What follows belongs to an exercise in optimizing a design on an open flow for small area, a short achievable clock period and few clock cycles per item; a production flow would make more cautious choices. Only simulation tests tie the RTL to the original design; equivalence was not proved.

Signal wires on met1:
Supply wires on this layer in grey.
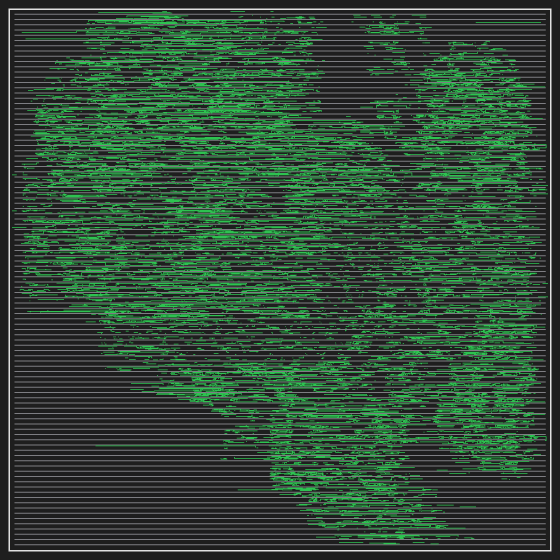
Met2 routing:
Scale bar: 100 um.
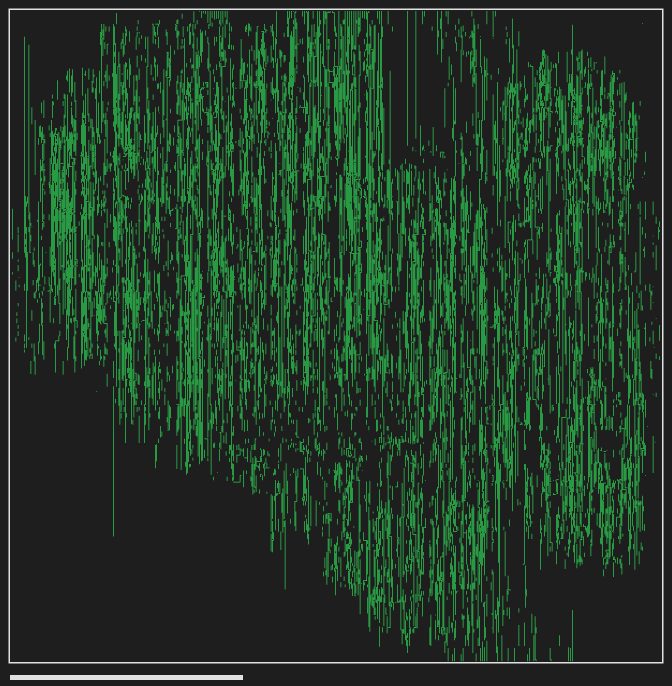
M3 wires:
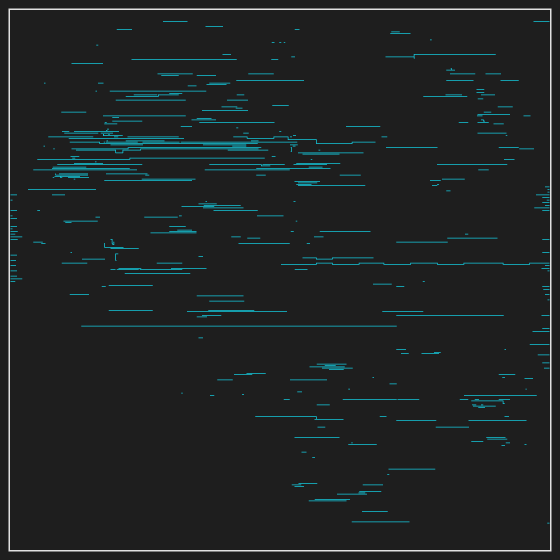
M4 wires:
Supply wires on this layer in grey. Cells faint in the background.
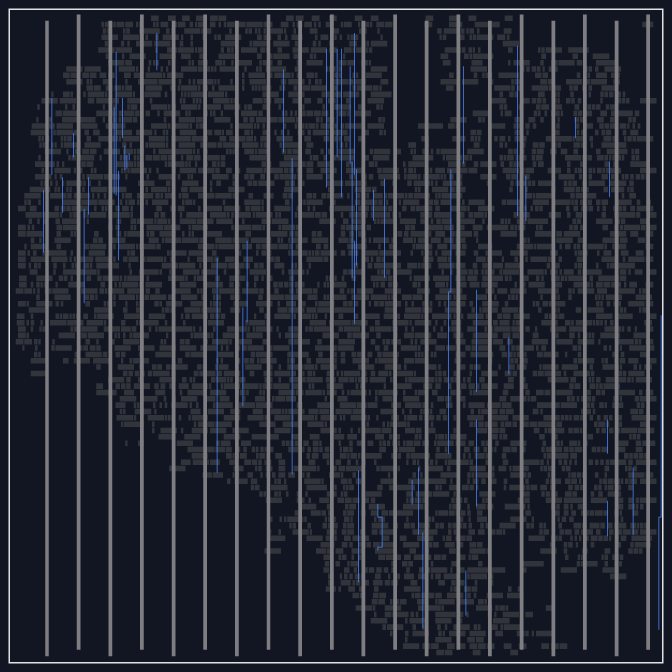
Clock nets:
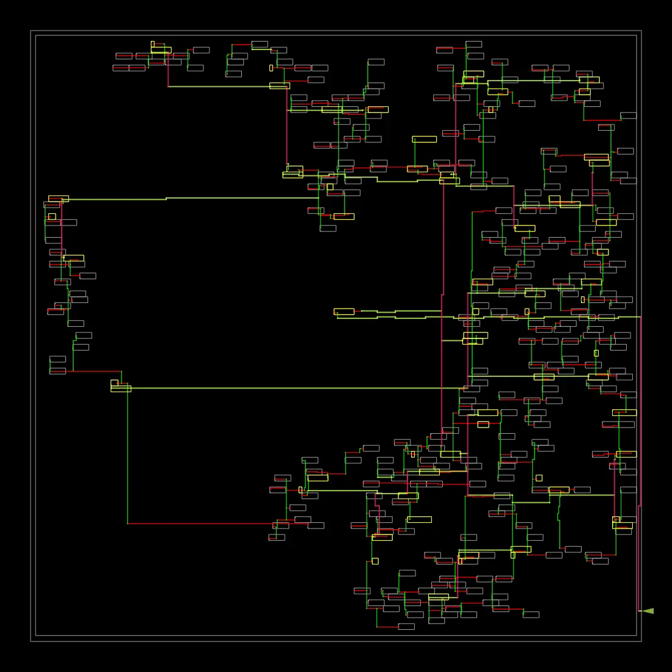
File: flow/config.mk
export PLATFORM = sky130hd
export DESIGN_NAME = mm
export DESIGN_NICKNAME = mm
export VERILOG_FILES = /design/flow/design.v
export SDC_FILE = /design/flow/constraint.sdc
export NUM_CORES = 4
export LEC_CHECK = 0
export CAP_MARGIN = 20
export CORE_MARGIN = 2
export CORE_UTILIZATION = 40
export SLEW_MARGIN = 20
File: flow/constraint.sdc
create_clock -name core_clock -period 9.0 [get_ports {clk}]
set_input_delay 1.8000 -clock core_clock [delete_from_list [all_inputs] [get_ports {clk}]]
set_output_delay 1.8000 -clock core_clock [all_outputs]
set_load 0.01 [all_outputs]
File: flow/design.v
module mm(
  input wire clk,
  input wire rst,
  input wire mm__done_rdy,
  input wire mm__go,
  input wire mm__go_vld,
  input wire mm__mem0__read_req_rdy,
  input wire [31:0] mm__mem0__read_resp,
  input wire mm__mem0__read_resp_vld,
  input wire mm__mem1__read_req_rdy,
  input wire [31:0] mm__mem1__read_resp,
  input wire mm__mem1__read_resp_vld,
  input wire mm__mem2__write_req_rdy,
  input wire mm__mem2__write_resp_vld,
  output wire mm__done,
  output wire mm__done_vld,
  output wire mm__go_rdy,
  output wire [3:0] mm__mem0__read_req,
  output wire mm__mem0__read_req_vld,
  output wire mm__mem0__read_resp_rdy,
  output wire [3:0] mm__mem1__read_req,
  output wire mm__mem1__read_req_vld,
  output wire mm__mem1__read_resp_rdy,
  output wire [35:0] mm__mem2__write_req,
  output wire mm__mem2__write_req_vld,
  output wire mm__mem2__write_resp_rdy
);
  function automatic [31:0] smul32b_32b_x_32b (input reg [31:0] lhs, input reg [31:0] rhs);
    reg signed [31:0] signed_lhs;
    reg signed [31:0] signed_rhs;
    reg signed [31:0] signed_result;
    begin
      signed_lhs = $signed(lhs);
      signed_rhs = $signed(rhs);
      signed_result = signed_lhs * signed_rhs;
      smul32b_32b_x_32b = $unsigned(signed_result);
    end
  endfunction
  wire [31:0] __mm__mem0__read_resp_reg_init = 32'h0000_0000;
  wire [31:0] __mm__mem1__read_resp_reg_init = 32'h0000_0000;
  wire [3:0] __mm__mem0__read_req_reg_init = 4'h0;
  wire [3:0] __mm__mem1__read_req_reg_init = 4'h0;
  wire [35:0] __mm__mem2__write_req_reg_init = {4'h0, 32'h0000_0000};
  reg [31:0] ____state_2;
  reg [31:0] ____state_1;
  reg [1:0] ____state_3;
  reg ____state_4;
  reg p0_or_679;
  reg p0_slt_687;
  reg [3:0] p0_tmp21;
  reg p0_and_712;
  reg p0_tmp27;
  reg p0_and_701;
  reg p0_and_702;
  reg p1_or_679;
  reg [31:0] p1_tmp15;
  reg p1_slt_687;
  reg [3:0] p1_tmp21;
  reg p1_and_712;
  reg p1_tmp27;
  reg p1_and_701;
  reg p1_and_702;
  reg [31:0] ____state_0;
  reg p2_and_712;
  reg p2_tmp27;
  reg p0_valid;
  reg p1_valid;
  reg p2_valid;
  reg __mm__mem0__read_req_has_been_sent_reg;
  reg __mm__mem1__read_req_has_been_sent_reg;
  reg __mm__mem2__write_req_has_been_sent_reg;
  reg __mm__done_has_been_sent_reg;
  reg __mm__go_reg;
  reg __mm__go_valid_reg;
  reg [31:0] __mm__mem0__read_resp_reg;
  reg __mm__mem0__read_resp_valid_reg;
  reg [31:0] __mm__mem1__read_resp_reg;
  reg __mm__mem1__read_resp_valid_reg;
  reg __mm__mem2__write_resp_valid_reg;
  reg [3:0] __mm__mem0__read_req_reg;
  reg __mm__mem0__read_req_valid_reg;
  reg [3:0] __mm__mem1__read_req_reg;
  reg __mm__mem1__read_req_valid_reg;
  reg [35:0] __mm__mem2__write_req_reg;
  reg __mm__mem2__write_req_valid_reg;
  reg __mm__done_reg;
  reg __mm__done_valid_reg;
  wire or_830;
  wire __mm__done_vld_buf;
  wire __mm__done_not_has_been_sent;
  wire mm__done_valid_inv;
  wire __mm__done_valid_and_not_has_been_sent;
  wire mm__done_valid_load_en;
  wire mm__done_load_en;
  wire or_1073;
  wire p3_stage_done;
  wire p3_not_valid;
  wire p2_enable;
  wire __mm__mem2__write_req_vld_buf;
  wire __mm__mem2__write_req_not_has_been_sent;
  wire mm__mem2__write_req_valid_inv;
  wire __mm__mem2__write_req_valid_and_not_has_been_sent;
  wire mm__mem2__write_req_valid_load_en;
  wire mm__mem2__write_req_load_en;
  wire or_1072;
  wire p2_stage_done;
  wire p2_data_enable;
  wire p2_not_valid;
  wire p1_all_active_inputs_valid;
  wire p1_enable;
  wire p1_stage_done;
  wire p1_data_enable;
  wire p1_not_valid;
  wire or_826;
  wire p0_enable;
  wire __mm__mem0__read_req_vld_buf;
  wire __mm__mem0__read_req_not_has_been_sent;
  wire mm__mem0__read_req_valid_inv;
  wire __mm__mem1__read_req_not_has_been_sent;
  wire mm__mem1__read_req_valid_inv;
  wire [2:0] add_680;
  wire [31:0] add_681;
  wire [31:0] add_682;
  wire __mm__mem0__read_req_valid_and_not_has_been_sent;
  wire mm__mem0__read_req_valid_load_en;
  wire __mm__mem1__read_req_valid_and_not_has_been_sent;
  wire mm__mem1__read_req_valid_load_en;
  wire tmp20;
  wire sge_685;
  wire sge_686;
  wire slt_687;
  wire slt_688;
  wire mm__mem0__read_req_load_en;
  wire mm__mem1__read_req_load_en;
  wire nand_690;
  wire __mm__mem0__read_req_has_sent_or_is_ready;
  wire __mm__mem1__read_req_has_sent_or_is_ready;
  wire tmp27;
  wire and_701;
  wire and_702;
  wire nor_703;
  wire tmp25;
  wire nor_705;
  wire p0_all_active_outputs_ready;
  wire [2:0] ____state_0__next_value_predicates;
  wire [1:0] ____state_1__next_value_predicates;
  wire [1:0] ____state_2__next_value_predicates;
  wire [1:0] ____state_3__next_value_predicates;
  wire p0_stage_done;
  wire [3:0] one_hot_714;
  wire [2:0] one_hot_715;
  wire [2:0] one_hot_716;
  wire [2:0] one_hot_717;
  wire p0_data_enable;
  wire mm__go_select;
  wire [31:0] tmp3;
  wire mm__go_valid_inv;
  wire mm__mem0__read_resp_valid_inv;
  wire mm__mem1__read_resp_valid_inv;
  wire mm__mem2__write_resp_valid_inv;
  wire [1:0] tmp4__2;
  wire and_890;
  wire and_891;
  wire and_892;
  wire and_898;
  wire and_899;
  wire and_905;
  wire and_906;
  wire and_913;
  wire and_914;
  wire [1:0] add_667;
  wire [31:0] tmp17;
  wire mm__go_valid_load_en;
  wire mm__mem0__read_resp_valid_load_en;
  wire mm__mem1__read_resp_valid_load_en;
  wire mm__mem2__write_resp_valid_load_en;
  wire ____state_0__at_most_one_next_value;
  wire ____state_1__at_most_one_next_value;
  wire ____state_2__at_most_one_next_value;
  wire ____state_3__at_most_one_next_value;
  wire [31:0] tmp6_data;
  wire [31:0] tmp10_data;
  wire [1:0] add_699;
  wire [2:0] concat_894;
  wire [31:0] tmp2;
  wire [1:0] concat_901;
  wire [1:0] concat_908;
  wire tmp1;
  wire [1:0] concat_915;
  wire [1:0] unexpand_for_next_value_158_3_case_1;
  wire [1:0] unexpand_for_next_value_158_3_case_0;
  wire __mm__mem0__read_req_valid_and_all_active_outputs_ready;
  wire __mm__mem0__read_req_valid_and_ready_txfr;
  wire __mm__mem1__read_req_valid_and_ready_txfr;
  wire __mm__mem2__write_req_valid_and_all_active_outputs_ready;
  wire __mm__mem2__write_req_valid_and_ready_txfr;
  wire __mm__done_valid_and_all_active_outputs_ready;
  wire __mm__done_valid_and_ready_txfr;
  wire [3:0] tmp4;
  wire [3:0] tmp8;
  wire [31:0] tmp18;
  wire mm__go_load_en;
  wire mm__mem0__read_resp_load_en;
  wire mm__mem1__read_resp_load_en;
  wire mm__mem2__write_resp_load_en;
  wire or_1065;
  wire or_1067;
  wire or_1069;
  wire or_1071;
  wire [31:0] tmp15;
  wire or_679;
  wire [3:0] tmp21;
  wire and_712;
  wire [31:0] one_hot_sel_895;
  wire or_896;
  wire [31:0] one_hot_sel_902;
  wire or_903;
  wire [31:0] one_hot_sel_909;
  wire or_910;
  wire tmp32;
  wire [1:0] one_hot_sel_916;
  wire or_917;
  wire __mm__mem0__read_req_not_stage_load;
  wire __mm__mem0__read_req_has_been_sent_reg_load_en;
  wire __mm__mem1__read_req_has_been_sent_reg_load_en;
  wire __mm__mem2__write_req_not_stage_load;
  wire __mm__mem2__write_req_has_been_sent_reg_load_en;
  wire __mm__done_not_stage_load;
  wire __mm__done_has_been_sent_reg_load_en;
  wire [3:0] tmp5;
  wire [3:0] tmp9;
  wire [35:0] tmp23;
  wire __mm__done_buf;
  assign or_830 = ~p2_and_712 | __mm__mem2__write_resp_valid_reg;
  assign __mm__done_vld_buf = or_830 & p2_valid & p2_tmp27;
  assign __mm__done_not_has_been_sent = ~__mm__done_has_been_sent_reg;
  assign mm__done_valid_inv = ~__mm__done_valid_reg;
  assign __mm__done_valid_and_not_has_been_sent = __mm__done_vld_buf & __mm__done_not_has_been_sent;
  assign mm__done_valid_load_en = mm__done_rdy | mm__done_valid_inv;
  assign mm__done_load_en = __mm__done_valid_and_not_has_been_sent & mm__done_valid_load_en;
  assign or_1073 = ~p2_tmp27 | mm__done_load_en | __mm__done_has_been_sent_reg;
  assign p3_stage_done = p2_valid & or_830 & or_1073;
  assign p3_not_valid = ~p2_valid;
  assign p2_enable = p3_stage_done | p3_not_valid;
  assign __mm__mem2__write_req_vld_buf = p1_valid & p2_enable & p1_and_712;
  assign __mm__mem2__write_req_not_has_been_sent = ~__mm__mem2__write_req_has_been_sent_reg;
  assign mm__mem2__write_req_valid_inv = ~__mm__mem2__write_req_valid_reg;
  assign __mm__mem2__write_req_valid_and_not_has_been_sent = __mm__mem2__write_req_vld_buf & __mm__mem2__write_req_not_has_been_sent;
  assign mm__mem2__write_req_valid_load_en = mm__mem2__write_req_rdy | mm__mem2__write_req_valid_inv;
  assign mm__mem2__write_req_load_en = __mm__mem2__write_req_valid_and_not_has_been_sent & mm__mem2__write_req_valid_load_en;
  assign or_1072 = ~p1_and_712 | mm__mem2__write_req_load_en | __mm__mem2__write_req_has_been_sent_reg;
  assign p2_stage_done = p1_valid & or_1072;
  assign p2_data_enable = p2_enable & p2_stage_done;
  assign p2_not_valid = ~p1_valid;
  assign p1_all_active_inputs_valid = __mm__mem0__read_resp_valid_reg & __mm__mem1__read_resp_valid_reg;
  assign p1_enable = p2_data_enable | p2_not_valid;
  assign p1_stage_done = p0_valid & p1_all_active_inputs_valid;
  assign p1_data_enable = p1_enable & p1_stage_done;
  assign p1_not_valid = ~p0_valid;
  assign or_826 = ____state_4 | __mm__go_valid_reg;
  assign p0_enable = p1_data_enable | p1_not_valid;
  assign __mm__mem0__read_req_vld_buf = or_826 & p0_enable;
  assign __mm__mem0__read_req_not_has_been_sent = ~__mm__mem0__read_req_has_been_sent_reg;
  assign mm__mem0__read_req_valid_inv = ~__mm__mem0__read_req_valid_reg;
  assign __mm__mem1__read_req_not_has_been_sent = ~__mm__mem1__read_req_has_been_sent_reg;
  assign mm__mem1__read_req_valid_inv = ~__mm__mem1__read_req_valid_reg;
  assign add_680 = {1'h0, ____state_3} + 3'h1;
  assign add_681 = ____state_2 + 32'h0000_0001;
  assign add_682 = ____state_1 + 32'h0000_0001;
  assign __mm__mem0__read_req_valid_and_not_has_been_sent = __mm__mem0__read_req_vld_buf & __mm__mem0__read_req_not_has_been_sent;
  assign mm__mem0__read_req_valid_load_en = mm__mem0__read_req_rdy | mm__mem0__read_req_valid_inv;
  assign __mm__mem1__read_req_valid_and_not_has_been_sent = __mm__mem0__read_req_vld_buf & __mm__mem1__read_req_not_has_been_sent;
  assign mm__mem1__read_req_valid_load_en = mm__mem1__read_req_rdy | mm__mem1__read_req_valid_inv;
  assign tmp20 = add_680[2];
  assign sge_685 = $signed(add_681) >= $signed(32'h0000_0004);
  assign sge_686 = $signed(add_682) >= $signed(32'h0000_0004);
  assign slt_687 = $signed(____state_1) < $signed(32'h0000_0004);
  assign slt_688 = $signed(____state_2) < $signed(32'h0000_0004);
  assign mm__mem0__read_req_load_en = __mm__mem0__read_req_valid_and_not_has_been_sent & mm__mem0__read_req_valid_load_en;
  assign mm__mem1__read_req_load_en = __mm__mem1__read_req_valid_and_not_has_been_sent & mm__mem1__read_req_valid_load_en;
  assign nand_690 = ~(tmp20 & sge_685 & sge_686);
  assign __mm__mem0__read_req_has_sent_or_is_ready = mm__mem0__read_req_load_en | __mm__mem0__read_req_has_been_sent_reg;
  assign __mm__mem1__read_req_has_sent_or_is_ready = mm__mem1__read_req_load_en | __mm__mem1__read_req_has_been_sent_reg;
  assign tmp27 = tmp20 & sge_685 & sge_686;
  assign and_701 = nand_690 & slt_687 & slt_688;
  assign and_702 = nand_690 & ~(slt_687 & slt_688) & slt_688 & ~(____state_3[0] | ____state_3[1]);
  assign nor_703 = ~(~tmp20 | ~sge_685 | sge_686);
  assign tmp25 = tmp20 & sge_685;
  assign nor_705 = ~(~tmp20 | sge_685);
  assign p0_all_active_outputs_ready = __mm__mem0__read_req_has_sent_or_is_ready & __mm__mem1__read_req_has_sent_or_is_ready;
  assign ____state_0__next_value_predicates = {tmp27, and_701, and_702};
  assign ____state_1__next_value_predicates = {tmp27, nor_703};
  assign ____state_2__next_value_predicates = {tmp25, nor_705};
  assign ____state_3__next_value_predicates = {~tmp20, tmp20};
  assign p0_stage_done = or_826 & p0_all_active_outputs_ready;
  assign one_hot_714 = {____state_0__next_value_predicates[2:0] == 3'h0, ____state_0__next_value_predicates[2] && ____state_0__next_value_predicates[1:0] == 2'h0, ____state_0__next_value_predicates[1] && !____state_0__next_value_predicates[0], ____state_0__next_value_predicates[0]};
  assign one_hot_715 = {____state_1__next_value_predicates[1:0] == 2'h0, ____state_1__next_value_predicates[1] && !____state_1__next_value_predicates[0], ____state_1__next_value_predicates[0]};
  assign one_hot_716 = {____state_2__next_value_predicates[1:0] == 2'h0, ____state_2__next_value_predicates[1] && !____state_2__next_value_predicates[0], ____state_2__next_value_predicates[0]};
  assign one_hot_717 = {____state_3__next_value_predicates[1:0] == 2'h0, ____state_3__next_value_predicates[1] && !____state_3__next_value_predicates[0], ____state_3__next_value_predicates[0]};
  assign p0_data_enable = p0_enable & p0_stage_done;
  assign mm__go_select = ~____state_4 ? __mm__go_reg : 1'h0;
  assign tmp3 = ____state_0 & {32{p1_or_679}};
  assign mm__go_valid_inv = ~__mm__go_valid_reg;
  assign mm__mem0__read_resp_valid_inv = ~__mm__mem0__read_resp_valid_reg;
  assign mm__mem1__read_resp_valid_inv = ~__mm__mem1__read_resp_valid_reg;
  assign mm__mem2__write_resp_valid_inv = ~__mm__mem2__write_resp_valid_reg;
  assign tmp4__2 = ____state_1[1:0];
  assign and_890 = p1_tmp27 & p2_data_enable;
  assign and_891 = p1_and_701 & p2_data_enable;
  assign and_892 = p1_and_702 & p2_data_enable;
  assign and_898 = tmp27 & p0_data_enable;
  assign and_899 = nor_703 & p0_data_enable;
  assign and_905 = tmp25 & p0_data_enable;
  assign and_906 = nor_705 & p0_data_enable;
  assign and_913 = ~tmp20 & p0_data_enable;
  assign and_914 = tmp20 & p0_data_enable;
  assign add_667 = ____state_3 + ____state_2[3:2];
  assign tmp17 = tmp3 + p1_tmp15;
  assign mm__go_valid_load_en = p0_data_enable & ~____state_4 | mm__go_valid_inv;
  assign mm__mem0__read_resp_valid_load_en = p1_data_enable | mm__mem0__read_resp_valid_inv;
  assign mm__mem1__read_resp_valid_load_en = p1_data_enable | mm__mem1__read_resp_valid_inv;
  assign mm__mem2__write_resp_valid_load_en = p3_stage_done & p2_and_712 | mm__mem2__write_resp_valid_inv;
  assign ____state_0__at_most_one_next_value = tmp27 == one_hot_714[2] & and_701 == one_hot_714[1] & and_702 == one_hot_714[0];
  assign ____state_1__at_most_one_next_value = tmp27 == one_hot_715[1] & nor_703 == one_hot_715[0];
  assign ____state_2__at_most_one_next_value = tmp25 == one_hot_716[1] & nor_705 == one_hot_716[0];
  assign ____state_3__at_most_one_next_value = ~tmp20 == one_hot_717[1] & tmp20 == one_hot_717[0];
  assign tmp6_data = __mm__mem0__read_resp_reg[31:0];
  assign tmp10_data = __mm__mem1__read_resp_reg[31:0];
  assign add_699 = tmp4__2 + ____state_2[3:2];
  assign concat_894 = {and_890, and_891, and_892};
  assign tmp2 = 32'h0000_0000;
  assign concat_901 = {and_898, and_899};
  assign concat_908 = {and_905, and_906};
  assign tmp1 = ~(____state_4 | ~mm__go_select);
  assign concat_915 = {and_913, and_914};
  assign unexpand_for_next_value_158_3_case_1 = 2'h0;
  assign unexpand_for_next_value_158_3_case_0 = add_680[1:0];
  assign __mm__mem0__read_req_valid_and_all_active_outputs_ready = __mm__mem0__read_req_vld_buf & p0_all_active_outputs_ready;
  assign __mm__mem0__read_req_valid_and_ready_txfr = __mm__mem0__read_req_valid_and_not_has_been_sent & mm__mem0__read_req_load_en;
  assign __mm__mem1__read_req_valid_and_ready_txfr = __mm__mem1__read_req_valid_and_not_has_been_sent & mm__mem1__read_req_load_en;
  assign __mm__mem2__write_req_valid_and_all_active_outputs_ready = __mm__mem2__write_req_vld_buf & or_1072;
  assign __mm__mem2__write_req_valid_and_ready_txfr = __mm__mem2__write_req_valid_and_not_has_been_sent & mm__mem2__write_req_load_en;
  assign __mm__done_valid_and_all_active_outputs_ready = __mm__done_vld_buf & or_1073;
  assign __mm__done_valid_and_ready_txfr = __mm__done_valid_and_not_has_been_sent & mm__done_load_en;
  assign tmp4 = {tmp4__2, ____state_3};
  assign tmp8 = {add_667, ____state_2[1:0]};
  assign tmp18 = p1_slt_687 ? tmp17 : tmp3;
  assign mm__go_load_en = mm__go_vld & mm__go_valid_load_en;
  assign mm__mem0__read_resp_load_en = mm__mem0__read_resp_vld & mm__mem0__read_resp_valid_load_en;
  assign mm__mem1__read_resp_load_en = mm__mem1__read_resp_vld & mm__mem1__read_resp_valid_load_en;
  assign mm__mem2__write_resp_load_en = mm__mem2__write_resp_vld & mm__mem2__write_resp_valid_load_en;
  assign or_1065 = ~p0_stage_done | ____state_0__at_most_one_next_value | rst;
  assign or_1067 = ~p0_stage_done | ____state_1__at_most_one_next_value | rst;
  assign or_1069 = ~p0_stage_done | ____state_2__at_most_one_next_value | rst;
  assign or_1071 = ~p0_stage_done | ____state_3__at_most_one_next_value | rst;
  assign tmp15 = smul32b_32b_x_32b(tmp6_data, tmp10_data);
  assign or_679 = ____state_3[0] | ____state_3[1];
  assign tmp21 = {add_699, ____state_2[1:0]};
  assign and_712 = tmp20 & slt_688;
  assign one_hot_sel_895 = tmp2 & {32{concat_894[0]}} | tmp17 & {32{concat_894[1]}} | tmp2 & {32{concat_894[2]}};
  assign or_896 = and_890 | and_891 | and_892;
  assign one_hot_sel_902 = add_682 & {32{concat_901[0]}} | tmp2 & {32{concat_901[1]}};
  assign or_903 = and_898 | and_899;
  assign one_hot_sel_909 = add_681 & {32{concat_908[0]}} | tmp2 & {32{concat_908[1]}};
  assign or_910 = and_905 | and_906;
  assign tmp32 = tmp1 | ____state_4 & nand_690;
  assign one_hot_sel_916 = unexpand_for_next_value_158_3_case_1 & {2{concat_915[0]}} | unexpand_for_next_value_158_3_case_0 & {2{concat_915[1]}};
  assign or_917 = and_913 | and_914;
  assign __mm__mem0__read_req_not_stage_load = ~__mm__mem0__read_req_valid_and_all_active_outputs_ready;
  assign __mm__mem0__read_req_has_been_sent_reg_load_en = __mm__mem0__read_req_valid_and_ready_txfr | __mm__mem0__read_req_valid_and_all_active_outputs_ready;
  assign __mm__mem1__read_req_has_been_sent_reg_load_en = __mm__mem1__read_req_valid_and_ready_txfr | __mm__mem0__read_req_valid_and_all_active_outputs_ready;
  assign __mm__mem2__write_req_not_stage_load = ~__mm__mem2__write_req_valid_and_all_active_outputs_ready;
  assign __mm__mem2__write_req_has_been_sent_reg_load_en = __mm__mem2__write_req_valid_and_ready_txfr | __mm__mem2__write_req_valid_and_all_active_outputs_ready;
  assign __mm__done_not_stage_load = ~__mm__done_valid_and_all_active_outputs_ready;
  assign __mm__done_has_been_sent_reg_load_en = __mm__done_valid_and_ready_txfr | __mm__done_valid_and_all_active_outputs_ready;
  assign tmp5 = {tmp4};
  assign tmp9 = {tmp8};
  assign tmp23 = {p1_tmp21, tmp18};
  assign __mm__done_buf = 1'h1;
  always_ff @ (posedge clk) begin
    if (rst) begin
      ____state_2 <= 32'h0000_0000;
      ____state_1 <= 32'h0000_0000;
      ____state_3 <= 2'h0;
      ____state_4 <= 1'h0;
      p0_or_679 <= 1'h0;
      p0_slt_687 <= 1'h0;
      p0_tmp21 <= 4'h0;
      p0_and_712 <= 1'h0;
      p0_tmp27 <= 1'h0;
      p0_and_701 <= 1'h0;
      p0_and_702 <= 1'h0;
      p1_or_679 <= 1'h0;
      p1_tmp15 <= 32'h0000_0000;
      p1_slt_687 <= 1'h0;
      p1_tmp21 <= 4'h0;
      p1_and_712 <= 1'h0;
      p1_tmp27 <= 1'h0;
      p1_and_701 <= 1'h0;
      p1_and_702 <= 1'h0;
      ____state_0 <= 32'h0000_0000;
      p2_and_712 <= 1'h0;
      p2_tmp27 <= 1'h0;
      p0_valid <= 1'h0;
      p1_valid <= 1'h0;
      p2_valid <= 1'h0;
      __mm__mem0__read_req_has_been_sent_reg <= 1'h0;
      __mm__mem1__read_req_has_been_sent_reg <= 1'h0;
      __mm__mem2__write_req_has_been_sent_reg <= 1'h0;
      __mm__done_has_been_sent_reg <= 1'h0;
      __mm__go_reg <= 1'h0;
      __mm__go_valid_reg <= 1'h0;
      __mm__mem0__read_resp_reg <= __mm__mem0__read_resp_reg_init;
      __mm__mem0__read_resp_valid_reg <= 1'h0;
      __mm__mem1__read_resp_reg <= __mm__mem1__read_resp_reg_init;
      __mm__mem1__read_resp_valid_reg <= 1'h0;
      __mm__mem2__write_resp_valid_reg <= 1'h0;
      __mm__mem0__read_req_reg <= __mm__mem0__read_req_reg_init;
      __mm__mem0__read_req_valid_reg <= 1'h0;
      __mm__mem1__read_req_reg <= __mm__mem1__read_req_reg_init;
      __mm__mem1__read_req_valid_reg <= 1'h0;
      __mm__mem2__write_req_reg <= __mm__mem2__write_req_reg_init;
      __mm__mem2__write_req_valid_reg <= 1'h0;
      __mm__done_reg <= 1'h0;
      __mm__done_valid_reg <= 1'h0;
    end else begin
      ____state_2 <= or_910 ? one_hot_sel_909 : ____state_2;
      ____state_1 <= or_903 ? one_hot_sel_902 : ____state_1;
      ____state_3 <= or_917 ? one_hot_sel_916 : ____state_3;
      ____state_4 <= p0_data_enable ? tmp32 : ____state_4;
      p0_or_679 <= p0_data_enable ? or_679 : p0_or_679;
      p0_slt_687 <= p0_data_enable ? slt_687 : p0_slt_687;
      p0_tmp21 <= p0_data_enable ? tmp21 : p0_tmp21;
      p0_and_712 <= p0_data_enable ? and_712 : p0_and_712;
      p0_tmp27 <= p0_data_enable ? tmp27 : p0_tmp27;
      p0_and_701 <= p0_data_enable ? and_701 : p0_and_701;
      p0_and_702 <= p0_data_enable ? and_702 : p0_and_702;
      p1_or_679 <= p1_data_enable ? p0_or_679 : p1_or_679;
      p1_tmp15 <= p1_data_enable ? tmp15 : p1_tmp15;
      p1_slt_687 <= p1_data_enable ? p0_slt_687 : p1_slt_687;
      p1_tmp21 <= p1_data_enable ? p0_tmp21 : p1_tmp21;
      p1_and_712 <= p1_data_enable ? p0_and_712 : p1_and_712;
      p1_tmp27 <= p1_data_enable ? p0_tmp27 : p1_tmp27;
      p1_and_701 <= p1_data_enable ? p0_and_701 : p1_and_701;
      p1_and_702 <= p1_data_enable ? p0_and_702 : p1_and_702;
      ____state_0 <= or_896 ? one_hot_sel_895 : ____state_0;
      p2_and_712 <= p2_data_enable ? p1_and_712 : p2_and_712;
      p2_tmp27 <= p2_data_enable ? p1_tmp27 : p2_tmp27;
      p0_valid <= p0_enable ? p0_stage_done : p0_valid;
      p1_valid <= p1_enable ? p1_stage_done : p1_valid;
      p2_valid <= p2_enable ? p2_stage_done : p2_valid;
      __mm__mem0__read_req_has_been_sent_reg <= __mm__mem0__read_req_has_been_sent_reg_load_en ? __mm__mem0__read_req_not_stage_load : __mm__mem0__read_req_has_been_sent_reg;
      __mm__mem1__read_req_has_been_sent_reg <= __mm__mem1__read_req_has_been_sent_reg_load_en ? __mm__mem0__read_req_not_stage_load : __mm__mem1__read_req_has_been_sent_reg;
      __mm__mem2__write_req_has_been_sent_reg <= __mm__mem2__write_req_has_been_sent_reg_load_en ? __mm__mem2__write_req_not_stage_load : __mm__mem2__write_req_has_been_sent_reg;
      __mm__done_has_been_sent_reg <= __mm__done_has_been_sent_reg_load_en ? __mm__done_not_stage_load : __mm__done_has_been_sent_reg;
      __mm__go_reg <= mm__go_load_en ? mm__go : __mm__go_reg;
      __mm__go_valid_reg <= mm__go_valid_load_en ? mm__go_vld : __mm__go_valid_reg;
      __mm__mem0__read_resp_reg <= mm__mem0__read_resp_load_en ? mm__mem0__read_resp : __mm__mem0__read_resp_reg;
      __mm__mem0__read_resp_valid_reg <= mm__mem0__read_resp_valid_load_en ? mm__mem0__read_resp_vld : __mm__mem0__read_resp_valid_reg;
      __mm__mem1__read_resp_reg <= mm__mem1__read_resp_load_en ? mm__mem1__read_resp : __mm__mem1__read_resp_reg;
      __mm__mem1__read_resp_valid_reg <= mm__mem1__read_resp_valid_load_en ? mm__mem1__read_resp_vld : __mm__mem1__read_resp_valid_reg;
      __mm__mem2__write_resp_valid_reg <= mm__mem2__write_resp_valid_load_en ? mm__mem2__write_resp_vld : __mm__mem2__write_resp_valid_reg;
      __mm__mem0__read_req_reg <= mm__mem0__read_req_load_en ? tmp5 : __mm__mem0__read_req_reg;
      __mm__mem0__read_req_valid_reg <= mm__mem0__read_req_valid_load_en ? __mm__mem0__read_req_valid_and_not_has_been_sent : __mm__mem0__read_req_valid_reg;
      __mm__mem1__read_req_reg <= mm__mem1__read_req_load_en ? tmp9 : __mm__mem1__read_req_reg;
      __mm__mem1__read_req_valid_reg <= mm__mem1__read_req_valid_load_en ? __mm__mem1__read_req_valid_and_not_has_been_sent : __mm__mem1__read_req_valid_reg;
      __mm__mem2__write_req_reg <= mm__mem2__write_req_load_en ? tmp23 : __mm__mem2__write_req_reg;
      __mm__mem2__write_req_valid_reg <= mm__mem2__write_req_valid_load_en ? __mm__mem2__write_req_valid_and_not_has_been_sent : __mm__mem2__write_req_valid_reg;
      __mm__done_reg <= mm__done_load_en ? __mm__done_buf : __mm__done_reg;
      __mm__done_valid_reg <= mm__done_valid_load_en ? __mm__done_valid_and_not_has_been_sent : __mm__done_valid_reg;
    end
  end
  assign mm__done = __mm__done_reg;
  assign mm__done_vld = __mm__done_valid_reg;
  assign mm__go_rdy = mm__go_load_en;
  assign mm__mem0__read_req = __mm__mem0__read_req_reg;
  assign mm__mem0__read_req_vld = __mm__mem0__read_req_valid_reg;
  assign mm__mem0__read_resp_rdy = mm__mem0__read_resp_load_en;
  assign mm__mem1__read_req = __mm__mem1__read_req_reg;
  assign mm__mem1__read_req_vld = __mm__mem1__read_req_valid_reg;
  assign mm__mem1__read_resp_rdy = mm__mem1__read_resp_load_en;
  assign mm__mem2__write_req = __mm__mem2__write_req_reg;
  assign mm__mem2__write_req_vld = __mm__mem2__write_req_valid_reg;
  assign mm__mem2__write_resp_rdy = mm__mem2__write_resp_load_en;
endmodule
File: flow/run.sh
#!/bin/bash
# synth_recipe.tcl (not shown) runs the flow's synth.tcl, then flattens the netlist and writes it again
# the make line also repeats each setting of config.mk as NAME=value (left out here)
make -C /OpenROAD-flow-scripts/flow DESIGN_CONFIG=/design/flow/config.mk WORK_HOME=/design/flow/orfs CLKGATE_MAP_FILE= SYNTH_SCRIPT=/design/flow/synth_recipe.tcl finish
==> impl_metrics.toml <==
[run_status]
status = "finished clean"

[power]
power_frac_clock = 0.435
p_clk_mw = 1.56
power.leakage_nw = 14.9
swShare = 0.313
power_mw = 3.59
p_per_area_mw_per_mm2 = 107
p_comb_frac = 0.191
p_int_mw = 2.47
comb_power_mw = 0.684
ir_drop_v = 0.000115

[floorplanning]
die-area_mm2 = 0.0782
die_y_um = 280
core_area_mm2 = 0.0756
num_rows = 101
ioPinCount = 128
initial_core_util = 0.402
die_w_um = 280

[cells_and_area]
largest_reg_flops = 36
mostFrequentLayoutCells = "inv_1, nand2_1, fa_1"
fin_cells = 4629
mostFrequentLayoutCell = "inv_1"
n_fill_cell = 7526
antenna_cells = 0
syn2layout_area_growth_pct = 10.8
drive_gt1_frac = 0.0375

[setup_path]
reg2reg_slack_ns = 1.19
rr_worst_depth = 22
critPathMaxFanout = 22
crit_top_cell = "fa_1"
cp-start-kind = "flip-flop"
critPathBufInv = 4
path_cells = "and2_1 > fa_1 > fa_1 > inv_1 > fa_1 > fa_1 > inv_1 > fa_1 > inv_1 > fa_1 > inv_1 > fa_1 > fa_1 > ha_1 > nand2_1 > o31a_1 > or2_2 > o41ai_1 > a31oi_1 > o21ai_0 > xnor2_1 > a211oi_1"
required_ns = 9.49
critPathSlowestCell = "dfxtp_1"
critPathTopFamily = "adder cells"
path_class = "reg2reg"

[yosys]
synth-main-ff-cell = "dfxtp_1"
yosysUniqueCellTypes = 76
yosysWarnings = 1
synth_enable_flop_cells = 0
syn_area_per_cell_um2 = 8.36
synthArstFlopShare = 0
synth_fp_nets = 4309
synth_top_area_share = 0.269
synth_cells = 3636
ys_ff_latch = 278
synthTopCellsByArea = "fa_1, dfxtp_1, ha_1"

[worst_hold_path]
hold_class = "reg2reg"
holdPathStages = 2
worstHoldStart = "p0_slt_687$_SDFFE_PP0N_"

[drt]
avgViaCountPerCell = 5.22
vias = 24162
wl_per_cell_um = 18.1
wl_met1_mm = 37.0
first_iter_violations = 1738
ant_nets = 0
met2_length_mm = 40.7
wl_mm = 83.9
dr.pass1.iters = 6
dr.max_layer_used = "met4"
drc = 0

[timing]
rsz0062_at_grt = "no"
setup_violations = 0
worst_slew_pin_slew_ns = 1.06
skew_ns = 0.0311
fmaxAchievable_mhz = 128
relSlewSlack = 0.293
layout_min_cycle_time_ns = 7.81
holdWs_ns = 0.451

[grt]
grt_max_degree = 144
grt_pass1_wl_mm = 135
grt_overflow = 0
grt_pass1_vias = 24318
busiest_layer = "met2"
grt_util_met2 = 0.371
antenna_found_initial = 1
globalRouteTotalUtil = 0.218

[clock_network]
clkTransAtPathRegs_ns = 0.06
numCtsBuffers = 37
max-clock-path-buffers = 3
htreeDepth = 2
post_cts_buffers = 0
hold_buffers = 0
cts_tree = "built"

[flow_run]
maxCapViolations = 0

[placed_design]
place_congestion = 0.896
dpl.hpwl_mm = 64.6
Testbench counts, summed over its fixed seeds: cycles 38,208, items 192.
About 'signal wires on met1':
wire length on this layer = 37.0 mm
share of all routed wire = 44%
main direction = horizontal
longest straight run = 82.8 um

About 'met2 routing':
wire length on this layer = 40.7 mm
main direction = vertical
share of all routed wire = 49%

About 'M3 wires':
share of all routed wire = 5.2%
nets with wire on the layer = 222
main direction = horizontal

About 'M4 wires':
longest straight run = 135 um
wire length on this layer = 1860 um
nets with wire on the layer = 40
share of all routed wire = 2.2%
main direction = vertical

About 'clock nets':
clock sinks: 278
sequential cell count: 278
CLK BUF: 48
insertion delay to the later sink of the worst-skew pair: 0.58 ns

layout make-up:
class                      count  area, um^2  share of cell area
clock buffer                  48        1020              0.0302
clock inverter                18         263             0.00781
inverter                     489        1840              0.0545
multi-input combinational   2643       22100               0.657
sequential                   278        5570               0.165
tap                          978        1220              0.0364
timing repair buffer         175        1640              0.0486
worst max-delay path by stage:
stage,endpoint,start,slack [ns]
floorplan,p1_tmp15[31]$_SDFFE_PP0P_,__mm__mem0__read_resp_reg[13]$_SDFFE_PP0P_,1.85
global placement,p1_tmp15[31]$_SDFFE_PP0P_,__mm__mem1__read_resp_reg[3]$_SDFFE_PP0P_,1.38
detailed placement,p1_tmp15[31]$_SDFFE_PP0P_,__mm__mem1__read_resp_reg[2]$_SDFFE_PP0P_,1.23
CTS,p1_tmp15[31]$_SDFFE_PP0P_,__mm__mem1__read_resp_reg[2]$_SDFFE_PP0P_,1.22
global route,p1_tmp15[31]$_SDFFE_PP0P_,__mm__mem1__read_resp_reg[2]$_SDFFE_PP0P_,0.71
finish,p1_tmp15[31]$_SDFFE_PP0P_,__mm__mem1__read_resp_reg[2]$_SDFFE_PP0P_,1.19
cells in the mapped netlist, drive strengths merged, types with 48 or more instances:
library cell and number:
a21oi 240, and2 374, clkbuf 191, dfxtp 278, fa 409, ha 189, inv 489, nand2 480
nand3 49, nor2 176, nor3 48, o21ai 99, xnor2 103
metrics by stage:
| step | utilization | area, um^2 | worst slack (ns) |
|---|---|---|---|
| after floorplan | - | 30400 | 1.85 |
| after global placement | 0.428 | 32400 | 1.38 |
| after detailed placement | 0.428 | 32400 | 1.23 |
| after CTS | 0.445 | 33700 | 1.22 |
| after global routing | 0.445 | 33700 | 0.705 |
| final | 0.445 | 33700 | 1.19 |
kinds of logic (layout without fill, tap and decap cells):
kind of cell	after synthesis	count (layout)	synth area share
buffers and inverters	715	730	0.0900
XOR/XNOR	133	133	0.0383
adder cells (fa/ha/maj)	598	598	0.347
AND/OR/NAND/NOR	1336	1336	0.222
multiplexers	30	30	0.00988
AO/OA/AOI/OAI	546	546	0.109
flip-flops	278	278	0.183
worst register-to-register path, delay by kind of cell, from the launching register on:
kind / cells / cell delay [ns]
xor+xnor: 1 / 0.09
flops: 1 / 0.96
fa+ha+maj: 9 / 4.23
compound gates: 5 / 1.53
buf+inv: 4 / 0.21
simple gates: 3 / 0.72

-- port drivers added, routing unchanged --
In the flow no input, the clock included, has a driving cell. The finished layout below was timed again as built, in two steps.
Step 1 assumes that a clkbuf_16 drives the clock port and a buf_2 every other input.
Step 2 moves the port delays by t, midway between the first and last clock arrival at a register: inputs arrive t later, outputs are due t later. That takes back most of the time a late clock gives input paths.
Three values: ideal ports, drivers, drivers and shift; two values: the first two.
t (ns): 0.623
slack for setup (ns): 1.191 / 1.191 / 1.191
worst hold slack (ns): 0.451 / 0.451 / 0.451
worst setup path at the end: register to register
pins driven straight from the clock port: 1
After both steps this run still meets setup and hold. The setup slack of this run moves by 0.000 ns with the drivers and by 0.000 ns with both steps.
